What follows belongs to an exercise in optimizing a design on an open flow for small area, a short achievable clock period and few clock cycles; a production flow would make more cautious choices. Only simulation tests tie the RTL to the original design; equivalence was not proved. Some runs may be left out. An edit can pass the tests and still lose a function that they never use. Power is estimated from default activity; no workload was simulated.

==> flow/run.sh <==
#!/bin/bash
# synth_recipe.tcl (not shown) runs the flow's synth.tcl, then flattens the netlist and writes it again
# the make line also repeats each setting of config.mk as NAME=value (left out here)
make -C /OpenROAD-flow-scripts/flow DESIGN_CONFIG=/design/flow/config.mk WORK_HOME=/design/flow/orfs CLKGATE_MAP_FILE= SYNTH_SCRIPT=/design/flow/synth_recipe.tcl finish
==> flow/config.mk <==
export PLATFORM = sky130hd
export DESIGN_NAME = l1_dcache
export DESIGN_NICKNAME = l1_dcache
export VERILOG_FILES = /design/flow/design.v
export SDC_FILE = /design/flow/constraint.sdc
export NUM_CORES = 4
export LEC_CHECK = 0
export CAP_MARGIN = 20
export CORE_MARGIN = 2
export CORE_UTILIZATION = 40
export SLEW_MARGIN = 20
==> flow/constraint.sdc <==
create_clock -name core_clock -period 8.0 [get_ports {clock}]
set_input_delay 1.6000 -clock core_clock [delete_from_list [all_inputs] [get_ports {clock}]]
set_output_delay 1.6000 -clock core_clock [all_outputs]
set_load 0.01 [all_outputs]
==> flow/design.v <==
module Dcache_SRAM(clk, rst, ren, wen, memWen, bytesAccess, blockAddr, dataIn, hit, dirtyBit, dataOut, evictTag);
    input clk, rst;
    input ren, wen, memWen;
    input [((4)*(4))-1:0] bytesAccess;
    input [($clog2((64)))-1:0] blockAddr;
    input [(((4)*(4))*8)-1:0] dataIn;
    output wire hit;
    output reg dirtyBit;
    output reg [(((4)*(4))*8)-1:0] dataOut;
    output reg [(($clog2(((64)*((4)*(4)))))-($clog2(((8)/(2))))-($clog2(((4)*(4)))))-1:0] evictTag;  
    reg [(2)-1:0]   valid_col  [((8)/(2))-1:0];
    reg [(2)-1:0]   dirty_col  [((8)/(2))-1:0];
    reg [(2)-1:0]   status_col [((8)/(2))-1:0]; 
    reg [(($clog2(((64)*((4)*(4)))))-($clog2(((8)/(2))))-($clog2(((4)*(4)))))-1:0]        tag_col    [((8)/(2))-1:0][(2)-1:0];
    reg [(((4)*(4))*8)-1:0] data_col   [((8)/(2))-1:0][(2)-1:0];
    wire [($clog2(((8)/(2))))-1:0] index;
    wire [(($clog2(((64)*((4)*(4)))))-($clog2(((8)/(2))))-($clog2(((4)*(4)))))-1:0] tag;
    assign index = blockAddr[($clog2(((8)/(2))))-1:0];
    assign tag   = blockAddr[(($clog2(((64)*((4)*(4)))))-($clog2(((8)/(2))))-($clog2(((4)*(4)))))+($clog2(((8)/(2))))-1:($clog2(((8)/(2))))];
    integer i, j;
    integer c;  
    reg [(2)-1:0] hitReg;
    reg [(2)-1:0] blockToEvict;
    reg [(2)-1:0] mask;
    always @(*) begin
        c = 0;
        dirtyBit = 1'b0;
        evictTag = {(($clog2(((64)*((4)*(4)))))-($clog2(((8)/(2))))-($clog2(((4)*(4))))){1'b0}};
        mask = {(2){1'b0}};
        dataOut = {(((4)*(4))*8){1'b0}};
        hitReg = {(2){1'b0}};
        blockToEvict = {(2){1'b0}};
        if(rst && (ren || wen || memWen)) begin
            for(c=0; c<(2); c=c+1) begin
                hitReg[c] = (tag_col[index][c] == tag) && (valid_col[index][c] == 1'b1);
                if((&valid_col[index])==1'b0) begin
                    mask = {(2){1'b1}} >> ((2)-(c+1));
                    blockToEvict[c] = ((valid_col[index] & mask) == (2**c)-1);
                end else begin
                    mask = {(2){1'b1}} >> ((2)-(c+1));
                    blockToEvict[c] = ((status_col[index] & mask) == (2**c)-1);
                end
            end
            if(|hitReg) begin
                for(c=0; c<(2); c=c+1) begin
                    if(hitReg[c]) begin
                        dataOut = data_col[index][c];
                        dirtyBit = dirty_col[index][c];
                    end
                end
            end
            else begin
                for(c=0; c<(2); c=c+1) begin
                    if(blockToEvict[c]) begin
                        dataOut = data_col[index][c];
                        dirtyBit = dirty_col[index][c];
                        evictTag = tag_col[index][c];
                    end
                end
            end
        end
    end
    assign hit = |hitReg;   
    wire [(2)-1:0] statusFullOne;
    assign statusFullOne = (~status_col[index]) & (~status_col[index]-1);
    always @(posedge clk or negedge rst) begin
        if(!rst) begin
            for(i=0; i<((8)/(2)); i=i+1) begin
                valid_col [i] <= {(2){1'b0}}; 
                status_col[i] <= {(2){1'b0}};  
                dirty_col [i] <= {(2){1'b0}};  
                for(j=0; j<(2); j=j+1) begin
                   tag_col [i][j] <= {(($clog2(((64)*((4)*(4)))))-($clog2(((8)/(2))))-($clog2(((4)*(4))))){1'b0}};  
                   data_col[i][j] <= {(((4)*(4))*8){1'b0}};
                end
            end
        end else begin
            if(ren) begin
                for(i=0; i<(2); i=i+1) begin
                    if(hitReg[i]) begin
                        status_col[index][i]  <= 1'b1; 
                        if(statusFullOne == {(2){1'b0}}) begin
                            for(j=0; j<(2); j=j+1) begin
                                if(j != i) begin
                                    status_col[index][j] <= 1'b0;
                                end
                            end
                        end
                    end
                end
            end else if(wen) begin  
                for(i=0; i<(2); i=i+1) begin
                    if(hitReg[i]) begin
                        dirty_col [index][i]  <= 1'b1;  
                        status_col[index][i]  <= 1'b1; 
                        if(statusFullOne == {(2){1'b0}}) begin
                            for(j=0; j<(2); j=j+1) begin
                                if(j != i) begin
                                    status_col[index][j] <= 1'b0;
                                end
                            end
                        end
                        for(j=0; j<((4)*(4)); j=j+1) begin
                            if(bytesAccess[j]) begin
                                data_col[index][i][(j*8)+:8] <= dataIn[(j*8)+:8];  
                            end
                        end
                    end
                end 
            end else if(memWen) begin 
                for(i=0; i<(2); i=i+1) begin
                    if(blockToEvict[i]) begin
                        valid_col [index][i] <= 1'b1; 
                        status_col[index][i] <= 1'b1;
                        dirty_col [index][i] <= 1'b0;
                        tag_col   [index][i] <= tag; 
                        data_col  [index][i] <= dataIn;
                        if(statusFullOne == {(2){1'b0}}) begin
                            for(j=0; j<(2); j=j+1) begin
                                if(j != i) begin
                                    status_col[index][j] <= 1'b0;
                                end
                            end
                        end
                    end
                end
            end  
        end
    end  
endmodule
module dcache_controller(input clock,
                         input reset,
                         input ren, wen,
                         input [(($clog2(((64)*((4)*(4)))))-1):0] addr,
                         input [((4)-1):0] byteSelectVector,
                         input [(((4)*8)-1):0] din,
                         input cacheHit,
                         input cacheDirtyBit,
                         input [((($clog2(((64)*((4)*(4)))))-($clog2(((8)/(2))))-($clog2(((4)*(4)))))-1):0] cacheEvictTag,
                         input [((((4)*(4))*8)-1):0] cacheDout,
                         input memReadReady, memWriteDone,
                         input [((((4)*(4))*8)-1):0] memDout,
                         output reg stall,
                         output [(((4)*8)-1):0] dout,
                         output [(($clog2((64)))-1):0] BlockAddr,
                         output cacheRen, cacheWen,
                         output reg cacheMemWen,
                         output reg [(((4)*(4))-1):0] cacheBytesAccess,
                         output reg [((((4)*(4))*8)-1):0] cacheDin,
                         output reg memRen, memWen,
                         output [(($clog2((64)))-1):0] memBlockAddr,
                         output [((((4)*(4))*8)-1):0] memDin);
    wire pipeline_req;
    reg replace;
    wire [(($clog2(((4)*(4))))-1):0] blockOffset;
    assign pipeline_req = (ren && ~wen) || (wen && ~ren);
    assign BlockAddr = addr[(($clog2(((64)*((4)*(4)))))-1):($clog2(((4)*(4))))];
    assign blockOffset = addr[($clog2(((4)*(4))))-1:0];
    assign memBlockAddr = memWen ? {cacheEvictTag, BlockAddr[(($clog2(((8)/(2))))-1):0]} : BlockAddr;
    assign cacheRen = reset && ren && ~wen && ~cacheMemWen;
    assign dout = reset ? (cacheDout[(blockOffset[(($clog2(((4)*(4))))-1):($clog2((4)))])*((4)*8) +:((4)*8)]) : {((4)*8){1'b0}}; 
    assign cacheWen = reset && wen && ~ren && ~cacheMemWen;
    always @(*) begin
        if(~reset) begin
            cacheBytesAccess = {(((4)*(4))){1'b0}};
        end else begin
            cacheBytesAccess = {(((4)*(4))){1'b0}};
            cacheBytesAccess[blockOffset[(($clog2(((4)*(4))))-1):($clog2((4)))] * (4) +: (4)] = byteSelectVector;
        end
    end
    always @(*) begin
        if(~reset) begin
            cacheDin = {((((4)*(4))*8)){1'b0}};
        end else begin
            if (cacheMemWen) begin
                cacheDin = memDout;
            end else if(replace) begin
                cacheDin = {((((4)*(4))*8)){1'b0}};
                cacheDin[blockOffset[(($clog2(((4)*(4))))-1):($clog2((4)))] * ((4)*8) +: ((4)*8)] = din;
            end else begin
                cacheDin = {((((4)*(4))*8)){1'b0}};
                cacheDin[blockOffset[(($clog2(((4)*(4))))-1):($clog2((4)))] * ((4)*8) +: ((4)*8)] = din;
            end
        end
    end
    assign memDin = cacheDout;
    parameter IDLE              = 3'b000,
              WRITEBACK         = 3'b001,
              MEMREAD           = 3'b010,
              MEMCACHE          = 3'b011,
              WRITEBACK_REPLACE = 3'b100;
    reg [2:0] state, next_state;
    always @(posedge clock or negedge reset)
    begin
    	if (reset == 1'b0) begin
            state <= IDLE;
    	end
    	else begin
            state <= next_state;
        end
    end
    always @(*)
    begin
    	case (state)
    	    IDLE: begin
    	    	if(pipeline_req && !cacheHit) begin
                    if(cacheDirtyBit == 1'b1) begin
                        next_state = WRITEBACK;
                    end else begin
                        next_state = MEMREAD;
                    end
                end
                else begin 
                    next_state = IDLE;
                end 
    	    end
            WRITEBACK: begin
                if(memWriteDone==1) begin
                    next_state = MEMREAD;
                end
                else begin
                    next_state = WRITEBACK;
                end
    	    end 
    	    MEMREAD: begin
                if(memReadReady==1) begin
                    next_state = MEMCACHE;
                end
                else begin
                    next_state = MEMREAD;
                end
    	    end
    	    MEMCACHE: begin
                 if(wen && ~ren) begin
                    next_state = WRITEBACK_REPLACE;
                end
                else begin
                    next_state = IDLE;
                end
    	    end
            WRITEBACK_REPLACE: begin
                next_state = IDLE;
            end
            default: next_state = IDLE;
        endcase
    end
    always @(*)
    begin
        stall = 1'b0;
        cacheMemWen = 1'b0;
        memRen = 1'b0;
        memWen = 1'b0;
        replace = 1'b0;
    	case (state)
            IDLE: begin
                stall = pipeline_req && !cacheHit;  
                cacheMemWen = 1'b0;
                memRen = 1'b0;
                memWen = 1'b0;
                replace = 1'b0;
            end
            WRITEBACK: begin
                stall = 1'b1;
                memWen = 1'b1;
            end
            MEMREAD: begin
                stall = 1'b1;
                memRen = 1'b1;
            end
            MEMCACHE: begin
                stall = 1'b1;
                cacheMemWen = 1'b1;
            end
            WRITEBACK_REPLACE: begin
                stall = 1'b1;
                replace = 1'b1;
            end
        endcase
    end               
endmodule
module l1_dcache(input clock,
                 input reset,
                 input ren,
                 input wen,
                 input [(($clog2(((64)*((4)*(4)))))-1):0] addr,
                 input [((4)-1):0] byteSelectVector,
                 input [(((4)*8)-1):0] din,
                 output stall,
                 output [(((4)*8)-1):0] dout,
                 output memRen,
                 output memWen,
                 output [(($clog2((64)))-1):0] memBlockAddr,
                 output [((((4)*(4))*8)-1):0] memDin,
                 input memReadReady,
                 input memWriteDone,
                 input [((((4)*(4))*8)-1):0] memDout);
wire dcacheRen, dcacheWen, dcacheMemWen, dcacheHit, dcacheDirtyBit;
wire [(((4)*(4))*8)-1:0] dcacheDin, dcacheDout;
wire [((4)*(4))-1:0] bytesAccess;
wire [($clog2((64)))-1:0] dblockAddr;
wire [(($clog2(((64)*((4)*(4)))))-($clog2(((8)/(2))))-($clog2(((4)*(4)))))-1:0] dcacheEvictTag;
dcache_controller Dcntr(.clock(clock),
                        .reset(reset),
                        .ren(ren),
                        .wen(wen),
                        .addr(addr),
                        .byteSelectVector(byteSelectVector),
                        .din(din),
                        .cacheHit(dcacheHit),
                        .cacheDirtyBit(dcacheDirtyBit),
                        .cacheEvictTag(dcacheEvictTag),
                        .cacheDout(dcacheDout),
                        .memReadReady(memReadReady),
                        .memWriteDone(memWriteDone),
                        .memDout(memDout),
                        .stall(stall),
                        .dout(dout),
                        .BlockAddr(dblockAddr),
                        .cacheRen(dcacheRen),
                        .cacheWen(dcacheWen),
                        .cacheMemWen(dcacheMemWen),
                        .cacheBytesAccess(bytesAccess),
                        .cacheDin(dcacheDin),
                        .memRen(memRen),
                        .memWen(memWen),
                        .memBlockAddr(memBlockAddr),
                        .memDin(memDin));
Dcache_SRAM Dcache(.clk(clock),
                   .rst(reset),
                   .ren(dcacheRen),
                   .wen(dcacheWen),
                   .memWen(dcacheMemWen),
                   .bytesAccess(bytesAccess),
                   .blockAddr(dblockAddr),
                   .dataIn(dcacheDin),
                   .hit(dcacheHit),
                   .dirtyBit(dcacheDirtyBit),
                   .dataOut(dcacheDout),
                   .evictTag(dcacheEvictTag));
endmodule
Run 1, clock wires, drivers and flops:
(1 px per um)
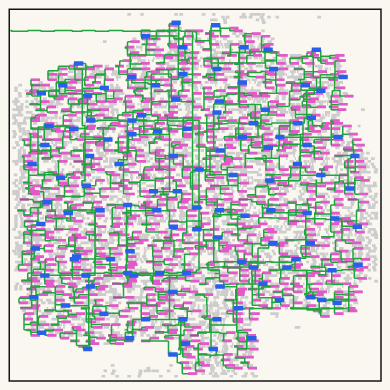
Key: cells driving clock nets = blue [count 116]; clock wires = green [length 14500 um]; flip-flops = magenta [count 1083]
There are 117 routed clock nets. Position of the flops: spread over the die.

Run 1, zoomed window:
Region (165, 91) to (205, 131) um. Cells in gray, sequential cells in the stronger gray; small squares are vias.
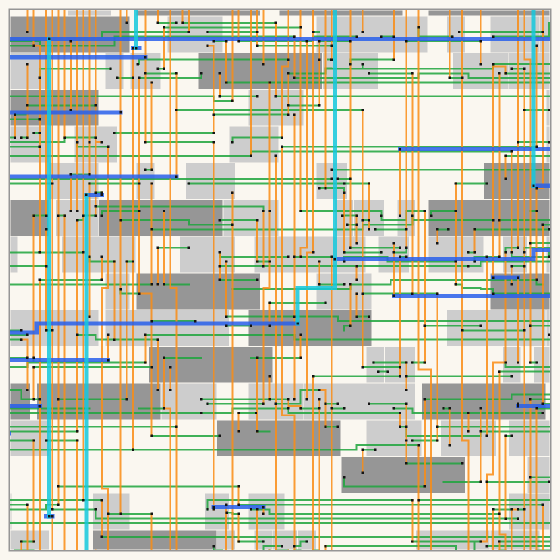
Key: met1 = green; met4 = cyan; met3 = blue; met2 = orange
Most frequent: dfrtp_1 (14), mux2_2 (13). Sequential cells in the window: 14. 68 logic cells have their middle in the window. Netlist names of flops here include Dcache.data_col (12), Dcache.dirty_col (2).

==> notes.md, run 1 <==
outcome=timing/DRC/antenna clean; P_int=11990 uW; gpl congestion=0.8826; IO Port Bufs=346; Crit. End Element=primary output; Die ar.=137100 um^2; Post-DP HPWL=128.3 mm; crit path DAT=5.88 ns; most frequent cells in the layout=dfrtp_1, mux2_2, clkdlybuf4s50_1, mux2_4, mux4_2; number of distinct library cells after synthesis=67; Clk pwr share=32.1%; Tmin final=7.479 ns; most area-consuming cells after synthesis=dfrtp_1, mux2_2, mux4_2; layout cells sized above 1=41.56%; syn nets=3938; Setup Buffers After CTS=0; Worst Path Required=6.40 ns; initial antenna violation count=24; most used flip-flop cell after synthesis=dfrtp_1; sequential fraction of the synthesis area=50.49%; Seq pwr share=42.0%; Area Growth Syn to Fin=17.85%; setup violators final=0; Max rail drop VDD=0.0001765 V; Clock Path Buffers=3; vias per std cell=5.887; RSZ-0062 raised after global routing=false; fmax=0.1337 GHz; Logic pwr share=25.8%; Antenna Nets Post-Route=0; metal2 WL=80.33 mm; wire length on met1=81.34 mm; DR iter-0 viols=3418; number of global-route vias before repair=35710; Fin. Hold Viols=0; Met3 Wirelength=18.31 mm; Setup TNS=0 ns; H-Tree Depth=3; fin crit share=93.49%; global-route wire length before repair=267.0 mm; DRC=0; highest metal used=met5; Synth Register Bits=1083; worst-margin pin slew=1.170 ns; critical path class=in2out; Nets=4290; slew margin rel.=21.74%; CTS tree=built; EDFF count, synth=0
Testbench counts for the RTL of run 1, summed over its fixed seeds: cycles 77,668.
Run 1, clock routing:
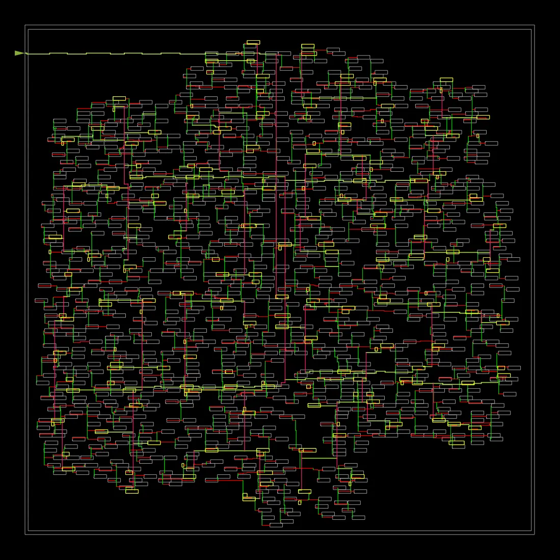
Clk Latency, worst-skew pair: 0.72 ns
clk_skew: 0.02986 ns

Run 1, placed standard cells:
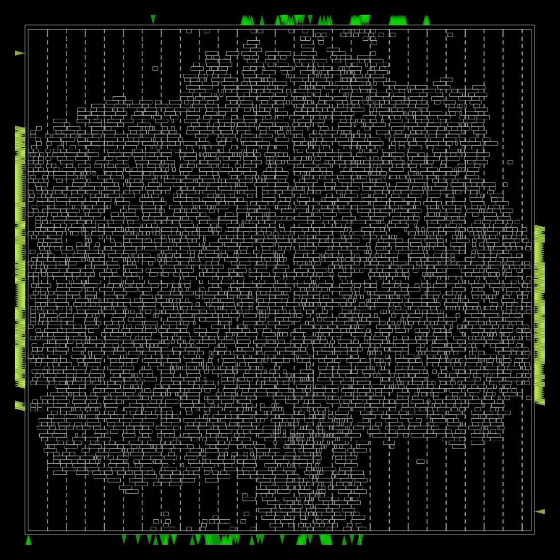
tap cells: 1768
row cnt: 134
Core ar.: 133300 um^2
fin util: 47.46%
register share of the cell area: 42.84%

==> run 1: cell usage after synthesis, types with 39 or more instances <==
master / n
nor2_4: 39
inv_1: 103
nand2_1: 141
dfrtp_1: 1083
clkbuf_1: 131
mux2i_1: 67
o22ai_1: 161
mux2_4: 216
mux2_2: 884
a21oi_1: 98
nor2_1: 124
mux4_2: 204
a22o_1: 119
==> run 1: through the flow <==
stage / utilization, % / std cells / power (uW) / cell area [um^2] / setup slack [ns]
floorplan: - / 3756 / 10030 / 53680 / 2.312
finish: 47.46 / 5965 / 17160 / 63260 / 0.5208
global placement: 44.55 / 5756 / 11610 / 59380 / 0.6398
detailed placement: 44.57 / 5758 / 11710 / 59410 / 0.6911
global route: 47.46 / 5964 / 17890 / 63260 / 0.4116
CTS: 47.46 / 5964 / 17220 / 63250 / 0.6443
==> run 1: power by group through the flow <==
stage | registers [uW] | clock network, uW | logic, uW
2_1_floorplan | 7110 | 0 | 2920
3_3_place_gp | 7260 | 0 | 4350
3_5_place_dp | 7300 | 0 | 4410
4_1_cts | 7210 | 5590 | 4430
5_1_grt | 7370 | 5830 | 4690
6_report | 7220 | 5510 | 4440
==> run 1: final cells by class <==
cell class,count,area (um^2)
Tap cell,1768,2212
Fill cell,11880,70030
Clock inverter,34,412.9
Clock buffer,172,3435
Timing Repair Buffer,435,4309
Antenna cell,1,2.502
Multi-Input combinational cell,2369,25400
Sequential cell,1083,27100
Inverter,103,386.6
==> run 1: cells by family (layout without fill, tap and decap cells) <==
kind of cell | after synthesis | in the layout | synth area share, %
and+or+nand+nor | 491 | 491 | 5.909
muxes | 1392 | 1392 | 34.84
other | 0 | 1 | 0
adders and majority gates | 2 | 2 | 0.04661
buffers and inverters | 304 | 744 | 2.431
xor gates and xnor gates | 10 | 10 | 0.1632
AOI/OAI and AO/OA | 474 | 474 | 6.126
DFF | 1083 | 1083 | 50.49
==> run 1: critical path, stage by stage <==
cell and delay, ns:
buf_8 0.37, mux4_2 0.61, xnor2_1 0.19, and4_1 0.39
o221ai_4 0.19, buf_12 0.23, o22ai_1 0.50, o22ai_1 0.14
nor3b_1 0.84, clkdlybuf4s50_1 0.70
==> run 1: routing by layer <==
metal / vias up / GRT usage, %
met3: 306 / 7.934
met1: 18660 / 39.01
met5: - / 0
li1: 14730 / -
met2: 1397 / 39.43
met4: 28 / 7.950
==> run 1: state kept, by name (all words and copies together) (netlist names), named ones only <==
name	flops
Dcache.tag_col	32
Dcache.dirty_col	8
Dcache.data_col	1024
Dcntr.state	3
Dcache.valid_col	8
Dcache.status_col	4
==> run 1: worst paths after layout <==
kind / from / end / slack, ns / depth (start not counted)
max: addr[4] / dout[3] / 0.52 / 10
min: Dcache.valid_col[0][0] / Dcache.valid_col[0][0] / 0.47 / 1
max reg2reg: Dcntr.state[2] / Dcache.data_col[5][7] / 3.12 / 8
min reg2reg: Dcache.valid_col[0][0] / Dcache.valid_col[0][0] / 0.47 / 1
max in group asynchronous: reset / Dcache.data_col[6][81] / 3.65 / 5
min in group asynchronous: reset / Dcache.data_col[3][6] / 0.76 / 1
## Run 2: files that changed since run 1, shown whole
removed: flow/run.sh
==> flow/design.v <==
module l1_dcache(input clock,
                 input reset,
                 input ren,
                 input wen,
                 input [(($clog2(((64)*((4)*(4)))))-1):0] addr,
                 input [((4)-1):0] byteSelectVector,
                 input [(((4)*8)-1):0] din,
                 output stall,
                 output [(((4)*8)-1):0] dout,
                 output memRen,
                 output memWen,
                 output [(($clog2((64)))-1):0] memBlockAddr,
                 output [((((4)*(4))*8)-1):0] memDin,
                 input memReadReady,
                 input memWriteDone,
                 input [((((4)*(4))*8)-1):0] memDout);
    localparam IDLE = 2'd0, WB = 2'd1, RD = 2'd2;
    reg [127:0] data0 [0:3];
    reg [127:0] data1 [0:3];
    reg [3:0]   tag0  [0:3];
    reg [3:0]   tag1  [0:3];
    reg [3:0]   valid0, valid1;
    reg [3:0]   dirty0, dirty1;
    reg [3:0]   mru;             
    reg [1:0]   state;
    wire [1:0] set  = addr[5:4];
    wire [3:0] tg   = addr[9:6];
    wire [1:0] word = addr[3:2];
    wire [3:0] sdec = {set == 2'd3, set == 2'd2, set == 2'd1, set == 2'd0};
    wire [3:0] wdec = {word == 2'd3, word == 2'd2, word == 2'd1, word == 2'd0};
    wire req = ren ^ wen;
    wire wr  = wen & ~ren;
    wire [3:0] eq0, eq1;
    wire [3:0] svw, sdirty;
    wire [3:0] stag [0:3];
    genvar g;
    generate
        for (g = 0; g < 4; g = g + 1) begin : perset
            assign eq0[g] = valid0[g] & (tag0[g] == tg);
            assign eq1[g] = valid1[g] & (tag1[g] == tg);
            assign svw[g] = valid0[g] & (~valid1[g] | ~mru[g]);
            assign sdirty[g] = svw[g] ? (valid1[g] & dirty1[g]) : (valid0[g] & dirty0[g]);
            assign stag[g] = svw[g] ? tag1[g] : tag0[g];
        end
    endgenerate
    wire m0 = |(eq0 & sdec);
    wire m1 = |(eq1 & sdec);
    wire hit = m0 | m1;
    wire vw = |(svw & sdec);
    wire vdirty = |(sdirty & sdec);
    wire [3:0] vtag = ({4{sdec[0]}} & stag[0]) | ({4{sdec[1]}} & stag[1]) |
                      ({4{sdec[2]}} & stag[2]) | ({4{sdec[3]}} & stag[3]);
    wire [127:0] blk0 = ({128{sdec[0]}} & data0[0]) | ({128{sdec[1]}} & data0[1]) |
                        ({128{sdec[2]}} & data0[2]) | ({128{sdec[3]}} & data0[3]);
    wire [127:0] blk1 = ({128{sdec[0]}} & data1[0]) | ({128{sdec[1]}} & data1[1]) |
                        ({128{sdec[2]}} & data1[2]) | ({128{sdec[3]}} & data1[3]);
    wire [31:0] w0 = ({32{wdec[0]}} & blk0[31:0])  | ({32{wdec[1]}} & blk0[63:32]) |
                     ({32{wdec[2]}} & blk0[95:64]) | ({32{wdec[3]}} & blk0[127:96]);
    wire [31:0] w1 = ({32{wdec[0]}} & blk1[31:0])  | ({32{wdec[1]}} & blk1[63:32]) |
                     ({32{wdec[2]}} & blk1[95:64]) | ({32{wdec[3]}} & blk1[127:96]);
    wire [31:0] memword = ({32{wdec[0]}} & memDout[31:0])  | ({32{wdec[1]}} & memDout[63:32]) |
                          ({32{wdec[2]}} & memDout[95:64]) | ({32{wdec[3]}} & memDout[127:96]);
    wire [31:0] hitword = ({32{m0}} & w0) | ({32{m1}} & w1);
    wire idle = (state == IDLE);
    wire inwb = (state == WB);
    wire inrd = (state == RD);
    wire miss = idle & req & ~hit;
    wire fill = inrd & memReadReady;
    assign stall  = miss | inwb | (inrd & ~memReadReady);
    assign memWen = (miss & vdirty) | inwb;
    assign memRen = (miss & ~vdirty) | inrd;
    assign memBlockAddr = (~inrd & vdirty) ? {vtag, set} : addr[9:4];
    assign memDin = vw ? blk1 : blk0;
    assign dout   = inrd ? memword : hitword;
    wire [15:0] bsel;
    wire [127:0] wdata;
    generate
        for (g = 0; g < 16; g = g + 1) begin : bytes
            assign bsel[g] = wr & wdec[g / 4] & byteSelectVector[g % 4];
            assign wdata[g*8 +: 8] = bsel[g] ? din[(g%4)*8 +: 8] : memDout[g*8 +: 8];
        end
    endgenerate
    wire whit = idle & wr;
    wire [3:0] fill0 = {4{fill & ~vw}} & sdec;
    wire [3:0] fill1 = {4{fill &  vw}} & sdec;
    wire [3:0] wh0 = {4{whit & m0}} & sdec;
    wire [3:0] wh1 = {4{whit & m1}} & sdec;
    integer s, k;
    always @(posedge clock) begin
        for (s = 0; s < 4; s = s + 1) begin
            for (k = 0; k < 16; k = k + 1) begin
                if (fill0[s] | (wh0[s] & bsel[k])) data0[s][k*8 +: 8] <= wdata[k*8 +: 8];
                if (fill1[s] | (wh1[s] & bsel[k])) data1[s][k*8 +: 8] <= wdata[k*8 +: 8];
            end
            if (fill0[s]) begin tag0[s] <= tg; dirty0[s] <= wr; end
            else if (wh0[s]) dirty0[s] <= 1'b1;
            if (fill1[s]) begin tag1[s] <= tg; dirty1[s] <= wr; end
            else if (wh1[s]) dirty1[s] <= 1'b1;
            if (sdec[s] & fill) mru[s] <= vw;
            else if (sdec[s] & idle & req & hit) mru[s] <= m1;
        end
    end
    always @(posedge clock or negedge reset) begin
        if (!reset) begin
            valid0 <= 4'b0;
            valid1 <= 4'b0;
            state <= IDLE;
        end else begin
            valid0 <= valid0 | fill0;
            valid1 <= valid1 | fill1;
            case (state)
                IDLE: if (miss) state <= vdirty ? WB : RD;
                WB:   if (memWriteDone) state <= RD;
                RD:   if (memReadReady) state <= IDLE;
                default: state <= IDLE;
            endcase
        end
    end
endmodule
==> flow/flow/run.sh <==
#!/bin/bash
# The standard layout, with plain buffers (not delay buffers) on the ports.
set -euo pipefail
export BUFFER_PORTS_ARGS="-buffer_cell sky130_fd_sc_hd__buf_2"
bash standard.sh > standard_flow.log 2>&1
==> flow/standard.sh <==
#!/bin/bash
# synth_recipe.tcl (not shown) runs the flow's synth.tcl, then flattens the netlist and writes it again
# the make line also repeats each setting of config.mk as NAME=value (left out here)
make -C /OpenROAD-flow-scripts/flow DESIGN_CONFIG=/design/flow/config.mk WORK_HOME=/design/flow/orfs CLKGATE_MAP_FILE= SYNTH_SCRIPT=/design/flow/synth_recipe.tcl "${@:-finish}"
==> flow/config.mk <==
export PLATFORM = sky130hd
export DESIGN_NAME = l1_dcache
export DESIGN_NICKNAME = l1_dcache
export VERILOG_FILES = /design/flow/design.v
export SDC_FILE = /design/flow/constraint.sdc
export NUM_CORES = 4
export LEC_CHECK = 0
export CAP_MARGIN = 20
export CORE_MARGIN = 2
export CORE_UTILIZATION = 60
export SETUP_SLACK_MARGIN = 3
export SLEW_MARGIN = 20
==> notes.md, run 2 <==
area leader, netlist=edfxtp_1; Worst Path Required=6.40 ns (about the same); DR pass1 iterations=6; hold_ws=0.4976 ns; routed len/inst=37.27 um; Die Ht=283.5 um; Hold Path Class=reg2reg; most area-consuming cells after synthesis=edfxtp_1, mux4_2, mux2_2; Placed Area=49450 um^2 (-17%); most used flip-flop cell after synthesis=edfxtp_1; top-count cell post-synth=edfxtp_1; Core ar.=77470 um^2 (-42%); initial antenna violation count=5 (-79%); vias per std cell=7.040 (+20%); Hold-fix buffers, CTS=0; reg2reg start=state[1]; met1 Usage GRT=52.58% (+14 points); average size of a mapped cell=19.21 um^2; Num CTS Buffers=107; Regs by FF count=data0 x512, data1 x512; Slew Limit Fails=0; FF-to-FF path depth=8 (unchanged); Boundary Pins=349; fin area=57890 um^2 (-8.5%); Die W=283.5 um; worst-margin pin slew=1.241 ns (+0.07110 ns); met3 global-route usage=8.625% (+0.69 points); H-Tree Depth=3 (unchanged); Clock Sinks=1078; clk_skew=0.03630 ns (+0.006438 ns); Clock Path Buffers=3 (unchanged); largest net degree at the start of global routing=53; Area Growth Syn to Fin=23.48%; fin crit share=65.71% (-28 points); crit start category=primary input; Reg clk slew, reported paths=0.06 ns; crit path DAT=3.66 ns (-2.22 ns); Max FO, Critical Path=14; fraction of registers with async set or reset after synthesis=0.9276%; via count of the routed design=28790; Tmin final=5.256 ns (-2.223 ns); Crit. End Element=primary output; worst reg2reg endpoint=data1[0][79]; Worst Setup EP=dout[5]; sequential fraction of the synthesis area=68.94% (+18 points); Synth Register Bits=1078 (-0.46%); Yosys warning count=5; Antenna Nets Post-Route=0 (unchanged); Netlist Area Pre-Place=46880 um^2; DR iter-0 viols=4167 (+22%); Yosys top cell area share=68.41%; CTS tree=built; Clock Root Buffer=clkbuf_16; GR peak layer=met2; Clk Latency, worst-skew pair=0.69 ns (-0.03 ns); outcome=timing/DRC/antenna clean; setup violators final=0 (unchanged); commonest non-fill, non-tap cell in the layout=edfxtp_1; Initial Util=60.52%; Final Routed Wirelength=152.4 mm; Leakage=0.01970 uW; Pwr Total=14300 uW (-17%); fmax=0.1902 GHz (+42%); syn nets=2621 (-33%); max cap viols=0; met2 usage=56.21% (+17 points); Fin. Hold Viols=0 (unchanged); number of global-route vias before repair=28050 (-21%); most frequent cells in the layout=edfxtp_1, mux4_2, buf_2, mux2_2, clkbuf_16; start point of the critical path=addr[8]; number of distinct library cells after synthesis=55 (-18%); FF/Latch Area=32320 um^2 (+19%); DRC=0 (unchanged); Cells after Synth=2440; critical path class=in2out; global-route wire length before repair=206.5 mm (-23%); Setup TNS=0 ns (unchanged); RSZ-0062 raised after global routing=true; gpl congestion=0.8918 (+1.0%); Die ar.=80390 um^2 (-41%); layout cells sized above 1=48.79% (+7.2 points); slew margin rel.=17.24% (-4.5 points); top post-synthesis cells by count=edfxtp_1, mux4_2, mux2_2; pwr/cell area=247.0 nW/um^2; Remaining Overflow, GRT=0; Post-DP HPWL=85.56 mm (-33%); Max rail drop VDD=0.0002763 V (+57%); Reg2Reg Setup Slack=3.80 ns (+0.68 ns); EDFF count, synth=1068 (+1068); GR Util All Layers=36.64%; Nets=3136 (-27%); IO Port Bufs=346 (unchanged); area of the multi-input gates=14570 um^2 (-43%)
Testbench counts for the RTL of run 2, summed over its fixed seeds: cycles 60,857.
run 2: changes by cell type in the layout (fill, tap and decap cells not counted), sizes merged, moves of 34 or more:
cell | previous run | this run
edfxtp | 0 | 1068
a22o | 119 | 1
nand2 | 191 | 76
buf | 92 | 558
a22oi | 18 | 129
mux4 | 204 | 292
clkdlybuf4s50 | 343 | 0
inv | 109 | 23
a21oi | 104 | 138
o22ai | 161 | 0
mux2i | 67 | 17
mux2 | 1121 | 259
dfrtp | 1083 | 10
nor2 | 201 | 72
run 2: cell families after synthesis:
family	count (synthesis)	synth area share, %
flip-flops	1078	68.94
multiplexers	568	20.71
AO/OA/AOI/OAI	328	5.135
AND/OR/NAND/NOR	227	2.210
buffers and inverters	206	2.378
XOR/XNOR	32	0.5978
adder cells (fa/ha/maj)	1	0.02669
run 2: final cells by class:
type / instances / share of cell area (%)
antenna: 3 / 0.01297
clock buffer: 130 / 4.775
clock inverter: 70 / 1.094
inverter: 18 / 0.1167
multi-input combinational: 1166 / 25.17
sequential: 1078 / 55.84
tap: 1040 / 2.248
timing repair buffer: 584 / 10.75
run 2: per-layer routing:
layer | up-vias | routed length, um
li1 | 11250 | -
met1 | 14950 | 56400
met2 | 2193 | 70410
met3 | 399 | 19150
met4 | 2 | 6427
met5 | - | 10
run 2: through the flow:
| step | setup WS [ns] | std cells | utilization (%) |
|---|---|---|---|
| 2_1_floorplan | 3.097 | 2440 | - |
| 3_3_place_gp | 1.497 | 3691 | 63.77 |
| 3_5_place_dp | 1.484 | 3693 | 63.83 |
| 4_1_cts | 2.803 | 4018 | 72.62 |
| 5_1_grt | 2.725 | 4089 | 74.72 |
| 6_report | 2.744 | 4089 | 74.72 |
run 2: worst max-delay path, stage by stage:
cell and delay, ns:
buf_16 0.13, xor2_4 0.16, nor4_4 0.41, a22oi_2 0.12, buf_4 0.17, o211ai_4 0.09
buf_12 0.18, buf_12 0.15, buf_12 0.17, a221oi_4 0.08, nor2_2 0.20, buf_2 0.17
run 2: what timing repair did:
item | 4_1_cts | 5_1_grt
pin swaps | 41 | 60
setup endpoints to repair | 683 | 167
cloned | 48 | 21
gates resized for setup | 284 | 135
buffers inserted | 77 | 45
run 2: worst min path at each step:
stage,from,endpoint,cells past startpoint
3_3_place_gp,valid0[0],valid0[0],1
6_report,valid0[0],valid0[0],1
3_5_place_dp,valid0[0],valid0[0],1
4_1_cts,valid0[1],valid0[1],1
5_1_grt,valid0[1],valid0[1],1
2_1_floorplan,valid0[0],valid0[0],1
run 2: where the power goes:
group / switching [uW] / internal [uW]
combinational: 1670 / 1410
clock: 2140 / 2760
sequential: 44.5 / 6280
total: 3860 / 10400
Run 2, placed standard cells:
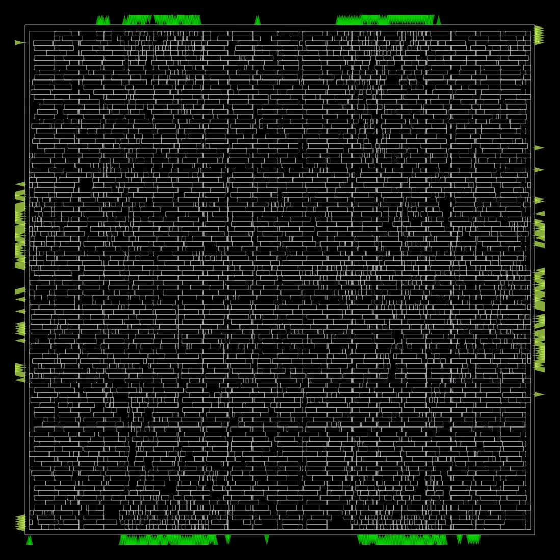
layout filler cell count: 4653
row cnt: 102
Seq Cell Count: 1078
fin util: 74.72%

Run 2, gate families picked out:
(1.5 px per um)
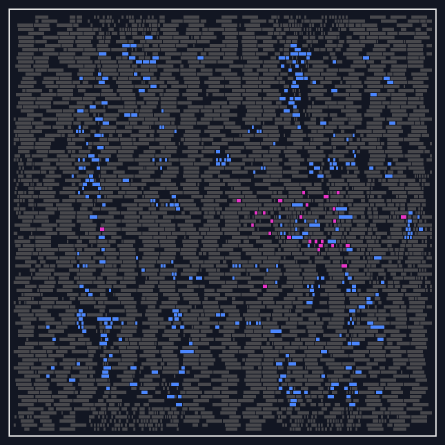
Key: inverting AOI/OAI gates = blue [cells 319, where spread over the die]; AND and OR gates = magenta [cells 26]

==> run 3, diff against run 2 <==
--- a/flow/design.v
+++ b/flow/design.v
@@ -60,7 +60,6 @@
                      ({32{wdec[2]}} & blk1[95:64]) | ({32{wdec[3]}} & blk1[127:96]);
     wire [31:0] memword = ({32{wdec[0]}} & memDout[31:0])  | ({32{wdec[1]}} & memDout[63:32]) |
                           ({32{wdec[2]}} & memDout[95:64]) | ({32{wdec[3]}} & memDout[127:96]);
-    wire [31:0] hitword = ({32{m0}} & w0) | ({32{m1}} & w1);
     wire idle = (state == IDLE);
     wire inwb = (state == WB);
     wire inrd = (state == RD);
@@ -71,7 +70,7 @@
     assign memRen = (miss & ~vdirty) | inrd;
     assign memBlockAddr = (~inrd & vdirty) ? {vtag, set} : addr[9:4];
     assign memDin = vw ? blk1 : blk0;
-    assign dout   = inrd ? memword : hitword;
+    assign dout   = ({32{m0}} & w0) | ({32{m1}} & w1) | ({32{inrd}} & memword);
     wire [15:0] bsel;
     wire [127:0] wdata;
     generate
==> flow/flow/run.sh (replaced) <==
#!/bin/bash
# The standard layout, with plain buffers (not delay buffers) on the ports.
set -euo pipefail
export BUFFER_PORTS_ARGS="-buffer_cell sky130_fd_sc_hd__buf_1"
bash standard.sh > standard_flow.log 2>&1
--- a/flow/config.mk
+++ b/flow/config.mk
@@ -10,3 +10,4 @@
 export CORE_UTILIZATION = 60
 export SETUP_SLACK_MARGIN = 3
 export SLEW_MARGIN = 20
+export TNS_END_PERCENT = 0
==> notes.md, run 3 <==
outcome=timing/DRC/antenna clean; worst-margin pin slew=1.160 ns (-0.08104 ns); Slew Limit Fails=0 (unchanged); sequential fraction of the synthesis area=70.05% (+1.1 points); Antenna Nets Post-Route=0 (unchanged); global-route wire length before repair=219.6 mm (+6.3%); EDFF count, synth=1068 (unchanged); Clock Root Buffer=clkbuf_16; Placed Instances=3725 (+0.87%); gpl congestion=1.017 (+14%); syn nets=2542 (-3.0%); Netlist Area Pre-Place=46140 um^2 (-1.6%); Final Routed Wirelength=164.8 mm (+8.1%); Reg clk slew, reported paths=0.06 ns (about the same); setup violators final=0 (unchanged); fin crit share=65.21% (-0.49 points); Cells after Synth=2361 (-3.2%); pre-CTS setup slack=1.572 ns (+0.08873 ns); Remaining Overflow, GRT=0 (unchanged); Synth Register Bits=1078 (unchanged); IO Port Bufs=346 (unchanged); vias per std cell=7.092 (+0.74%); wire length on met1=53.20 mm (-5.7%); Hold Path Depth=1 (unchanged); Leakage=0.01797 uW (-8.8%); CTS tree=built; Setup TNS=0 ns (unchanged); Die ar.=79140 um^2 (-1.6%); cell family with most CP delay=compound AO/OA/AOI/OAI gates; highest metal used=met5; Regs by FF count=data0 x512, data1 x512; average size of a mapped cell=19.54 um^2 (+1.7%); Worst Path Required=6.40 ns (about the same); slowest stage cell, crit path=mux4_2; FF-to-FF path depth=6 (-2); top post-synthesis cells by count=edfxtp_1, mux4_2, mux2_2; Crit. End Element=primary output; Max FO, Critical Path=8 (-6); Yosys warning count=5 (unchanged); Die W=281.3 um (-0.78%); critical path class=in2out; GR Util All Layers=41.60% (+5.0 points); clk_skew=0.02471 ns (-0.01159 ns); metal2 WL=76.09 mm (+8.1%); max cap viols=0 (unchanged); RSZ-0062 raised after global routing=true; Met3 Wirelength=22.07 mm (+15%); worst path cell trace=clkbuf_16, buf_12, buf_16, mux4_2, a22oi_2, nand2_1, a221o_1, buf_1; post-route setup slack=2.783 ns (+0.03942 ns); Die Ht=281.3 um (-0.78%); most area-consuming cells after synthesis=edfxtp_1, mux4_2, mux2_2; Tmin final=5.217 ns (-0.03942 ns); worst reg2reg endpoint=data0[0][82]; largest net degree at the start of global routing=67 (+26%); Yosys top cell area share=69.50% (+1.1 points); Initial Util=60.65% (+0.14 points); most used flip-flop cell after synthesis=edfxtp_1
Testbench counts for the RTL of run 3, summed over its fixed seeds: cycles 60,857.
-- run 3: changes by cell type after synthesis, sizes merged, moves of 21 or more --
cell	change
nand2	-21
a21oi	-117
nor2	-58
o21ai	+137
buf	-31
-- run 3: worst max-delay path by stage --
| stage | end | slack [ns] | cells past startpoint |
|---|---|---|---|
| 3_3_place_gp | memDin[39] | 1.62 | 8 |
| 4_1_cts | dout[18] | 2.83 | 8 |
| 5_1_grt | dout[10] | 2.80 | 9 |
| 3_5_place_dp | memDin[39] | 1.57 | 8 |
| 6_report | dout[9] | 2.78 | 8 |
| 2_1_floorplan | dout[31] | 3.08 | 9 |
-- run 3: repair_timing --
action,4_1_cts,5_1_grt
gates resized for setup,122,50
hold buffers,0,0
buffers inserted,35,20
cloned,27,8
pin swaps,7,9
setup endpoints to repair,583,149
-- run 3: area by class of cell --
class	count	area (um^2)	area share [%]
Inverter	10	37.54	0.06837
Tap cell	1030	1289	2.347
Timing Repair Buffer	596	4240	7.724
Antenna cell	27	67.56	0.1231
Clock inverter	74	777.0	1.415
Sequential cell	1078	32320	58.87
Multi-Input combinational cell	1101	13400	24.41
Clock buffer	125	2766	5.039
-- run 3: where the power goes --
part | internal [uW] | switching (uW)
logic | 959 | 1670
registers | 6500 | 87.6
clock network | 2910 | 2160
-- run 3: cell families (layout without fill, tap and decap cells) --
logic type      after synthesis  count (layout)  synth area share (%)
compound gates              341             342                 4.837
xor+xnor                     32              32                0.6074
fa+ha+maj                     1               1               0.02711
buf+inv                     187             805                 1.874
flops                      1078            1078                 70.05
mux                         569             569                 20.99
other cells                   0              27                     0
simple gates                153             157                 1.616
-- run 3: layer usage --
metal / global-route usage, % / vias up
li1: - / 11050
met1: 51.24 / 14570
met2: 63.89 / 2442
met3: 13.35 / 566
met4: 27.47 / 30
met5: 0 / -
-- run 3: stage by stage --
step	area, um^2	hold WS [ns]	total power [uW]
2_1_floorplan	46140	0.4788	7964
3_3_place_gp	49360	0.5040	8930
3_5_place_dp	49360	0.5123	8972
4_1_cts	54350	0.5270	14140
5_1_grt	54860	0.5477	14550
6_report	54900	0.5362	14280
Run 3, placed standard cells:
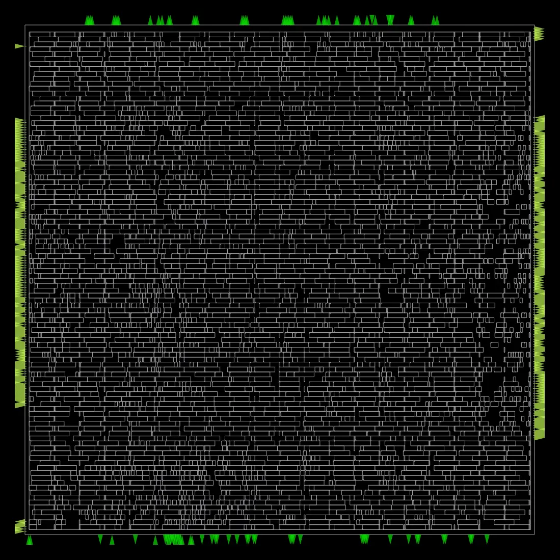
row cnt: 101
register share of the cell area: 58.87%

Run 3, drive-strength map:
(1.5 px per um)
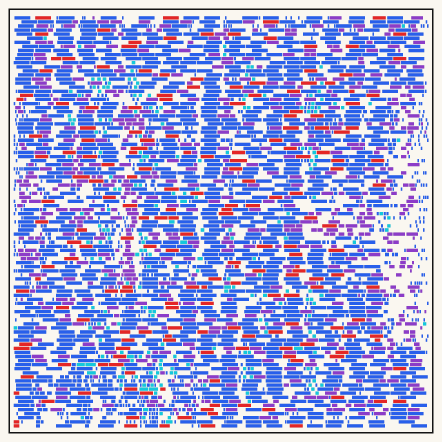
Key: drive 1 or less = blue [cells 1915]; drive 6 and up = red [cells 194]; drive 3 to 4 = cyan [cells 217]; drive 2 = purple [cells 658]

==> run 4, diff against run 3 <==
--- a/flow/config.mk
+++ b/flow/config.mk
@@ -8,6 +8,8 @@
 export CAP_MARGIN = 20
 export CORE_MARGIN = 2
 export CORE_UTILIZATION = 60
+export CTS_CLUSTER_DIAMETER = 60
+export CTS_CLUSTER_SIZE = 25
 export SETUP_SLACK_MARGIN = 3
 export SLEW_MARGIN = 20
 export TNS_END_PERCENT = 0
==> notes.md, run 4 <==
Setup TNS=0 ns (unchanged); Yosys top cell area share=69.50% (unchanged); IO Port Bufs=346 (unchanged); Hold-fix buffers, CTS=0 (unchanged); Reg clk slew, reported paths=0.09 ns (+0.03 ns); FF-to-FF path depth=6 (unchanged); Worst Path Required=6.40 ns (about the same); Antenna Nets Post-Route=0 (unchanged); outcome=timing/DRC/antenna clean; Die ar.=79140 um^2 (unchanged); Tmin final=5.289 ns (+0.07155 ns); Core ar.=76080 um^2; Synth Register Bits=1078 (unchanged); crit start category=primary input; layout cells sized above 1=35.87%; syn nets=2542 (unchanged); Hold Path Depth=1 (unchanged); Initial Util=60.65% (unchanged); FF/Latch Area=32320 um^2 (unchanged); Final Routed Wirelength=161.3 mm (-2.1%); Placed Instances=3725 (unchanged); critical path class=in2out; worst-margin pin slew=1.166 ns (+0.005331 ns); Yosys warning count=5 (unchanged); global-route wire length before repair=218.1 mm (-0.70%); fin crit share=66.11% (+0.89 points); DR pass1 iterations=6; largest net degree at the start of global routing=67 (unchanged); vias per std cell=7.166 (+1.0%); Pwr Total=13210 uW (-7.5%); most area-consuming cells after synthesis=edfxtp_1, mux4_2, mux2_2; Leakage=0.01745 uW (-2.9%); fin util=70.78%; Clock Root Buffer=clkbuf_16; Slew Limit Fails=0 (unchanged); EDFF count, synth=1068 (unchanged); Die W=281.3 um (unchanged); clk_skew=0.02163 ns (-0.003080 ns); Crit. End Element=primary output; pwr/cell area=245.3 nW/um^2; area leader, netlist=edfxtp_1; Die Ht=281.3 um (unchanged); worst reg2reg endpoint=data0[0][85]; setup violators final=0 (unchanged); Regs by FF count=data0 x512, data1 x512; sequential fraction of the synthesis area=70.05% (unchanged); Worst Hold Launch=valid1[2]; Fin. Hold Viols=0; max cap viols=0 (unchanged); Remaining Overflow, GRT=0 (unchanged); top post-synthesis cells by count=edfxtp_1, mux4_2, mux2_2; GR Util All Layers=41.34% (-0.25 points); most used flip-flop cell after synthesis=edfxtp_1; Max FO, Critical Path=8 (unchanged); area of the multi-input gates=13480 um^2 (+0.55%); Netlist Area Pre-Place=46140 um^2 (unchanged); average size of a mapped cell=19.54 um^2 (unchanged); DRC=0; row cnt=101 (unchanged); CTS tree=built; gpl congestion=1.017 (unchanged); Cells after Synth=2361 (unchanged); RSZ-0062 raised after global routing=true
run 4: cell counts after synthesis:
No cell type changed its count.
run 4: area by class of cell:
| cell class | instances | share of cell area [%] |
|---|---|---|
| antenna | 22 | 0.1022 |
| sequential | 1078 | 60.03 |
| inverter | 10 | 0.06971 |
| clock buffer | 77 | 3.302 |
| timing repair buffer | 593 | 7.864 |
| multi-input combinational | 1101 | 25.03 |
| clock inverter | 43 | 1.215 |
| tap | 1030 | 2.393 |
run 4: critical path, cell delays in order:
cell and delay (ns):
clkbuf_16 0.13, buf_12 0.17, buf_12 0.12, buf_16 0.15, mux4_2 0.55, a22oi_2 0.22, nand2_1 0.10, a221o_2 0.45
buf_1 0.17
run 4: how the worst max path moves through the flow:
| stage | cells after the start | endpoint | slack (ns) | start |
|---|---|---|---|---|
| 2_1_floorplan | 9 | dout[31] | 3.08 | addr[5] |
| 3_3_place_gp | 8 | memDin[39] | 1.62 | addr[4] |
| 3_5_place_dp | 8 | memDin[39] | 1.57 | addr[4] |
| 4_1_cts | 10 | dout[15] | 2.80 | addr[4] |
| 5_1_grt | 9 | dout[8] | 2.74 | addr[4] |
| 6_report | 9 | dout[9] | 2.71 | addr[4] |
run 4: cells by family (layout without fill, tap and decap cells):
group / after synthesis / after routing / synth area share (%)
adders and majority gates: 1 / 1 / 0.02711
xor gates and xnor gates: 32 / 32 / 0.6074
and+or+nand+nor: 153 / 157 / 1.616
muxes: 569 / 569 / 20.99
other: 0 / 22 / 0
DFF: 1078 / 1078 / 70.05
AOI/OAI and AO/OA: 341 / 342 / 4.837
buffers and inverters: 187 / 723 / 1.874
run 4: routing by layer:
| layer | wire (um) | up-vias | GRT usage, % |
|---|---|---|---|
| met5 | 270 | - | 0 |
| met2 | 74030 | 2272 | 62.79 |
| met4 | 12560 | 34 | 27.66 |
| met3 | 21180 | 511 | 13.48 |
| met1 | 53270 | 14600 | 51.28 |
| li1 | - | 10920 | - |
run 4: timing repair:
action                     CTS  global route
gates cloned                29             1
hold endpoints to repair     0             0
pin swaps                   21             4
resized for setup          178            18
setup endpoints to repair  586           167
buffers inserted            52             5
run 4: where the power goes:
group / internal (uW) / leakage (uW) / switching, uW
logic: 974 / 0.00653 / 1670
clock network: 1970 / 0.00118 / 2030
registers: 6490 / 0.00974 / 86.7
run 4: stage by stage:
| step | instance area (um^2) | setup WS, ns | hold slack [ns] |
|---|---|---|---|
| 2_1_floorplan | 46140 | 3.079 | 0.4788 |
| 3_3_place_gp | 49360 | 1.623 | 0.5040 |
| 3_5_place_dp | 49360 | 1.572 | 0.5123 |
| 4_1_cts | 53650 | 2.802 | 0.5336 |
| 5_1_grt | 53810 | 2.736 | 0.5701 |
| 6_report | 53840 | 2.711 | 0.5475 |
Run 4, drive-strength map:
(1.5 px per um)
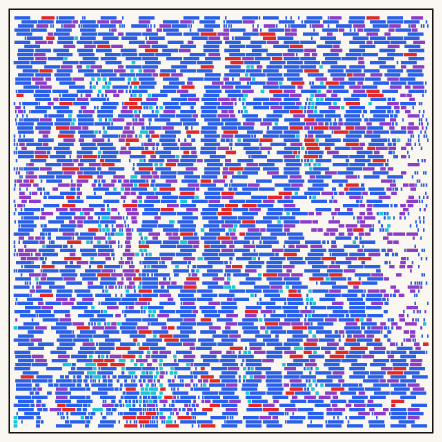
Key: drive 6 and up = red [cells 171]; drive 1 or less = blue [cells 1861]; drive 3 to 4 = cyan [cells 224]; drive 2 = purple [cells 646]
Non-clk bufs: 593
Area Growth Syn to Fin: 16.69%

Run 4, zoomed window:
Region (121, 64) to (161, 104) um. Cells in gray, sequential cells in the stronger gray; small squares are vias.
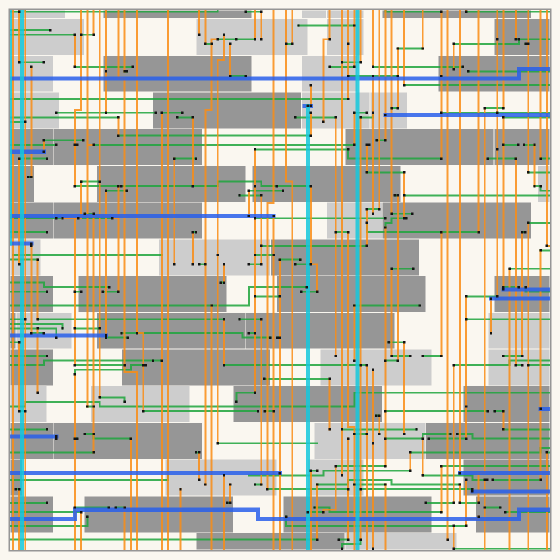
Key: met2 = orange; met3 = blue; met4 = cyan; met1 = green
Most frequent: edfxtp_1 (22), mux4_2 (6), mux2_2 (4). 37 logic cells have their middle in the window. Netlist names of flops here include data0 (13), data1 (9). Sequential cells in the window: 22.

## separate check: timing with driven ports
The results above use ideal ports. As a check the final layouts listed here were re-extracted and re-timed, cells and wires unchanged.
Step 1 assumes that a clkbuf_16 drives the clock port and a buf_2 every other input.
Step 2 adds t to the input delays and takes it off the output delays; t is the mean of the earliest and latest rising clock arrival at the registers after step 1. Input paths then give back, and output paths get back, about the clock's delay inside the block.
Three values: ideal ports, drivers, drivers and shift; two values: the first two.
| run | shift t [ns] | slack for setup (ns) | slew at the worst register clock pin (ns) | cell pins on the clock port's net |
|---|---|---|---|---|
| run 1 | 0.786 | 0.521 / 0.473 / 0.473 | 0.07 / 0.07 | 1 |
| run 2 | 0.741 | 2.744 / 2.321 / 2.321 | 0.07 / 0.07 | 1 |
| run 3 | 0.738 | 2.783 / 2.516 / 2.516 | 0.07 / 0.07 | 1 |
| run 4 | 0.700 | 2.711 / 2.493 / 2.493 | 0.10 / 0.10 | 1 |
After both steps setup and hold are still met in every run listed. For run 2, which loses most, drivers alone change the setup slack by -0.423 ns; drivers and shift together by -0.423 ns.
